From an optimization exercise on the open Yosys and OpenROAD flow, aimed at small area; shortcuts taken in it are not production practice. Function was checked by simulation only, so behaviour that the tests miss may differ from the original. Power figures rest on the tool's default switching activity, not on a simulated workload.

File: flow/design.v
module Pipeline_Mux(in,clk,out,en,rst);
    parameter WIDTH = 18;
    parameter PIPELINE_ENABLE = 1;
    parameter RSTTYPE = "SYNC";
    input [WIDTH-1 : 0] in;
    input clk , en , rst;
    output reg [WIDTH-1 : 0] out;
    generate
        if(PIPELINE_ENABLE) begin
            if(RSTTYPE == "SYNC") begin
                always @(posedge clk) begin
                    if(rst) begin
                        out <= 0;
                    end
                    else if(en) begin
                        out <= in;
                    end
                end
            end
            else begin
                always @(posedge clk or posedge rst) begin
                    if(rst) begin
                        out <= 0;
                    end
                    else if(en) begin
                        out <= in;
                    end
                end
            end
        end
        else begin
            always @(*) begin
                out = in;
            end
        end
    endgenerate
endmodule
module Buffer(in, enable, out);
    parameter WIDTH = 36;
    input [WIDTH-1:0] in;
    input enable;
    output [WIDTH-1:0] out;
    assign out = enable ? in : {WIDTH{1'bz}};
endmodule
module DSP (A,B,D,C,PCIN,BCIN,CARRYIN,CARRYOUT,CARRYOUTF,
            clk, CEA, CEB, CEC, CECARRYIN, CED, CEM, CEOPMODE, CEP,
            RSTA, RSTB, RSTC, RSTCARRYIN, RSTD, RSTM, RSTOPMODE, RSTP,
            OPMODE,M,P,BCOUT,PCOUT
);
    parameter A0REG = 0; parameter A1REG = 1; parameter B0REG = 0; parameter B1REG = 1;
    parameter CREG = 1; parameter DREG = 1; parameter MREG = 1; parameter PREG = 1;
    parameter CARRYINREG = 1; parameter CARRYOUTREG = 1; parameter OPMODREG = 1;
    parameter CARRYINSEL = "OPMOD5";
    parameter B_INPUT = "DIRECT";
    parameter RSTTYPE = "SYNC";
    input [17:0] A,B,D;
    input [47:0] C;
    input [47:0] PCIN;
    input [17:0] BCIN;
    input clk, CARRYIN,CEA, CEB, CEC, CECARRYIN, CED, CEM, CEOPMODE, CEP;
    input RSTA, RSTB, RSTC, RSTCARRYIN, RSTD, RSTM, RSTOPMODE, RSTP;
    input [7:0] OPMODE;
    output [35:0] M;
    output [47:0] P;
    output [17:0] BCOUT;
    output [47:0] PCOUT;
    output CARRYOUT,CARRYOUTF;
    wire [17:0] w0, w1, w2, w3, w7, w8;
    reg [17:0] w5, w6;
    reg [47:0] w9, x_select, z_select, w14;
    wire [35:0] w10,w12;
    wire [47:0] w4;
    wire op1, op2, op3, op6;
    wire [1:0] op4, op5;
    reg w15;
    wire w11,w13_CIN;
    generate
        assign w0 = (B_INPUT == "DIRECT")? B : BCIN;
        Pipeline_Mux #(.WIDTH(18), .PIPELINE_ENABLE(DREG), .RSTTYPE(RSTTYPE))
        D_REG (.in(D), .clk(clk), .en(CED), .rst(RSTD), .out(w1));
        Pipeline_Mux #(.WIDTH(18), .PIPELINE_ENABLE(B0REG), .RSTTYPE(RSTTYPE))
        B0_REG (.in(w0), .clk(clk), .en(CEB), .rst(RSTB), .out(w2));
        Pipeline_Mux #(.WIDTH(18), .PIPELINE_ENABLE(A0REG), .RSTTYPE(RSTTYPE))
        A0_REG (.in(A), .clk(clk), .en(CEA), .rst(RSTA), .out(w3));
        Pipeline_Mux #(.WIDTH(48), .PIPELINE_ENABLE(CREG), .RSTTYPE(RSTTYPE))
        C_REG (.in(C), .clk(clk), .en(CEC), .rst(RSTC), .out(w4));
        Pipeline_Mux #(.WIDTH(1), .PIPELINE_ENABLE(OPMODREG), .RSTTYPE(RSTTYPE))
        OP1_REG (.in(OPMODE[6]), .clk(clk), .en(CEOPMODE), .rst(RSTOPMODE), .out(op1));
        Pipeline_Mux #(.WIDTH(1), .PIPELINE_ENABLE(OPMODREG), .RSTTYPE(RSTTYPE))
        OP2_REG (.in(OPMODE[4]), .clk(clk), .en(CEOPMODE), .rst(RSTOPMODE), .out(op2));
        Pipeline_Mux #(.WIDTH(1), .PIPELINE_ENABLE(OPMODREG), .RSTTYPE(RSTTYPE))
        OP3_REG (.in(OPMODE[5]), .clk(clk), .en(CEOPMODE), .rst(RSTOPMODE), .out(op3));
        Pipeline_Mux #(.WIDTH(2), .PIPELINE_ENABLE(OPMODREG), .RSTTYPE(RSTTYPE))
        OP4_REG (.in(OPMODE[1:0]), .clk(clk), .en(CEOPMODE), .rst(RSTOPMODE), .out(op4));
        Pipeline_Mux #(.WIDTH(2), .PIPELINE_ENABLE(OPMODREG), .RSTTYPE(RSTTYPE))
        OP5_REG (.in(OPMODE[3:2]), .clk(clk), .en(CEOPMODE), .rst(RSTOPMODE), .out(op5));
        Pipeline_Mux #(.WIDTH(1), .PIPELINE_ENABLE(OPMODREG), .RSTTYPE(RSTTYPE))
        OP6_REG (.in(OPMODE[7]), .clk(clk), .en(CEOPMODE), .rst(RSTOPMODE), .out(op6));
        always @(*) begin
            if(op1) begin
                w5 = w1 - w2;
            end
            else begin
                w5 = w1 + w2;
            end
        end
        always @(*) begin
            if(op2) begin
                w6 = w5;
            end
            else begin
                w6 = w2;
            end
        end
        Pipeline_Mux #(.WIDTH(18), .PIPELINE_ENABLE(B1REG), .RSTTYPE(RSTTYPE))
        B1_REG (.in(w6), .clk(clk), .en(CEB), .rst(RSTB), .out(w7));
        Pipeline_Mux #(.WIDTH(18), .PIPELINE_ENABLE(A1REG), .RSTTYPE(RSTTYPE))
        A1_REG (.in(w3), .clk(clk), .en(CEA), .rst(RSTA), .out(w8));
        always @(*) begin
            w9 = {w1[11:0],w8,w7};
        end
        assign w10 = w7 * w8;
        assign BCOUT = w7;
        assign w11 = (CARRYINSEL == "OPMOD5")? op3 : CARRYIN;
        Pipeline_Mux #(.WIDTH(36), .PIPELINE_ENABLE(MREG), .RSTTYPE(RSTTYPE))
        M_REG (.in(w10), .clk(clk), .en(CEM), .rst(RSTM), .out(w12));
        Pipeline_Mux #(.WIDTH(1), .PIPELINE_ENABLE(CARRYINREG), .RSTTYPE(RSTTYPE))
        CYI_REG (.in(w11), .clk(clk), .en(CECARRYIN), .rst(RSTCARRYIN), .out(w13_CIN));
        Buffer M_BUF (.in(w12),.enable(1),.out(M));
        always @(*) begin
            case(op4)
                2'b00 : x_select = 0;
                2'b01 : x_select = w12;
                2'b10 : x_select = P;
                2'b11 : x_select = w9;
            endcase
        end
        always @(*) begin
            case(op5)
                2'b00 : z_select = 0;
                2'b01 : z_select = PCIN;
                2'b10 : z_select = P;
                2'b11 : z_select = w4;
            endcase
        end
        always @(*) begin
            if(op6) begin
                {w15,w14} = z_select - (x_select+w13_CIN);
            end
            else begin
                {w15,w14} = z_select + x_select + w13_CIN;
            end
        end
        Pipeline_Mux #(.WIDTH(1), .PIPELINE_ENABLE(CARRYOUTREG), .RSTTYPE(RSTTYPE))
        CYO_REG (.in(w15), .clk(clk), .en(CECARRYIN), .rst(RSTCARRYIN), .out(CARRYOUT));
        assign CARRYOUTF = CARRYOUT;
        Pipeline_Mux #(.WIDTH(48), .PIPELINE_ENABLE(PREG), .RSTTYPE(RSTTYPE))
        P_REG (.in(w14), .clk(clk), .en(CEP), .rst(RSTP), .out(P));
        assign PCOUT = P;
    endgenerate
endmodule
File: flow/run.sh
#!/bin/bash
# synth_recipe.tcl (not shown) runs the flow's synth.tcl, then flattens the netlist and writes it again
# the make line also repeats each setting of config.mk as NAME=value (left out here)
make -C /OpenROAD-flow-scripts/flow DESIGN_CONFIG=/design/flow/config.mk WORK_HOME=/design/flow/orfs CLKGATE_MAP_FILE= SYNTH_SCRIPT=/design/flow/synth_recipe.tcl finish
File: flow/config.mk
export PLATFORM = sky130hd
export DESIGN_NAME = DSP
export DESIGN_NICKNAME = DSP
export VERILOG_FILES = /design/flow/design.v
export SDC_FILE = /design/flow/constraint.sdc
export NUM_CORES = 4
export LEC_CHECK = 0
export CAP_MARGIN = 20
export CORE_MARGIN = 2
export CORE_UTILIZATION = 40
export SLEW_MARGIN = 20
File: flow/constraint.sdc
create_clock -name core_clock -period 7.0 [get_ports {clk}]
set_input_delay 1.4000 -clock core_clock [delete_from_list [all_inputs] [get_ports {clk}]]
set_output_delay 1.4000 -clock core_clock [all_outputs]
set_load 0.01 [all_outputs]
Fig. 1: power grid
Pins as bars on the die edge.
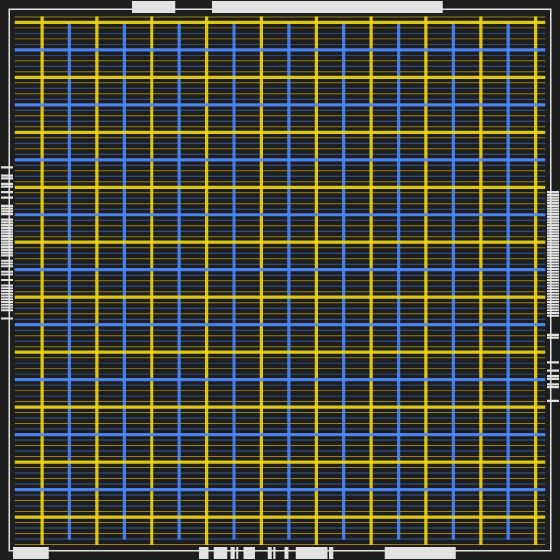
net	colour
VDD	blue
VSS	yellow
met4 straps	19
met5 straps	19
DIE WIDTH: 267 µm
die height: 267 µm
maximum vdd ir drop: 0.000169 V
core region area: 68,600 µm²

Fig. 2: critical path on the layout
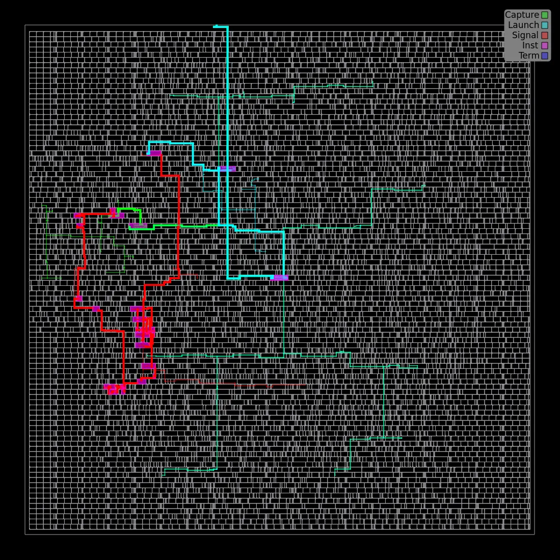
Post-Route Utilization: 0.472
Layout Cells excl Fill: 4,550
Fin Setup TNS: 0 ns

==> impl_metrics.ini <==
[run_status]
outcome = no timing/DRC/antenna violations

[yosys]
ys_async_sr_fraction = 0
synthMuxAreaShare = 0.0880
synth.most_common_cell = inv_1
synth_nets = 4138
yosysUniqueCellTypes = 86
synth_top_area_cell = fa_1
syn-cell-area_um2 = 27700
synthCells = 3416
avgSynthCellArea_um2 = 8.11
synthAdderAreaFrac = 0.309
synth_xor_area_frac = 0.0427
yosysWarnings = 9
yosysSeqAreaShare = 0.142
synth-simple-area-share = 0.169

[worst_hold_path]
hold_end = C_REG.out[4]
hold_class = register to register

[global_route]
busiest_layer = met2
grt_usage = 0.265
grt_use_met1 = 0.365
grt_max_degree = 76
grt_pass1_vias = 23700
grtUsageMet3 = 0.0403
overflow = 0
grt_pass1_wl_um = 143000

[route]
detail_route.iter0.violations = 1730
routed_wl_um = 94900
wl_met3_um = 5910
drc = 0
routedWlPerCell_um = 20.9

[clock_tree]
cts_tree = yes
insertion_delay_ns = 0.53
root_buffer = clkbuf_16
postCtsSetupBuffers = 0
cts_resized = 0
cts_buffer_depth = 2
cts_hold_buf = 0

[layout]
nFillCells = 6738
antenna_cells = 1
multi_input_area_um2 = 21000
layout_commonest_cell = inv_1
clock_buffers = 17
syn2layout_area_growth_pct = 16.8
reg.largest.list = C_REG.out x48, P_REG.out x48, M_REG.out x36
nMultiInputCombCells = 2529
nNetsFinal = 4327
dominant_cells = multi-input gates

[critical_path]
worst-r2r-cell-count = 22
rr_startpoint = B1_REG.out[15]
cp_max_fo = 10
endpoint_kind = register
cp.arrival_ns = 7.15
worst_setup_path_start_kind = register
crit_family = adder cells
cp-endpoint = M_REG.out[35]

[run]
maxCapViolations = 0

[placement]
dpl_cell_area_um2 = 31700
portBuffers = 326
place_inst = 4517

[sta]
worstMarginPinSlew_ns = 0.950
fin_ws_ns = 0.296
drv_slew = 0
relSlewSlack = 0.364

[floorplanning]
start_util = 0.404
rows = 96
dieArea_um2 = 71400

[power]
internal_power_uw = 2910
switchingPower_uw = 2350
power_uw = 5270
power_density_nw_per_um2 = 163

-- port drivers added, routing unchanged --
In the flow no input, the clock included, has a driving cell. The finished layout below was timed again as built, in two steps.
Step 1, drivers: a clkbuf_16 drives clk and a buf_2 each remaining input, both assumed.
Step 2 times the ports against the registers' clock, not the clock port: input delays grow and output delays shrink by t, the midpoint of the rising clock arrivals with the driver on.
Three values: no drivers, after step 1, after step 2; two values: the first two.
shift t [ns]: 0.577
setup WS [ns]: 0.296 / 0.296 / 0.296
worst data-port slew with drivers (ns): 0.09
After both steps this run still meets setup and hold. The setup slack of this run moves by 0.000 ns with the drivers and by 0.000 ns with both steps.
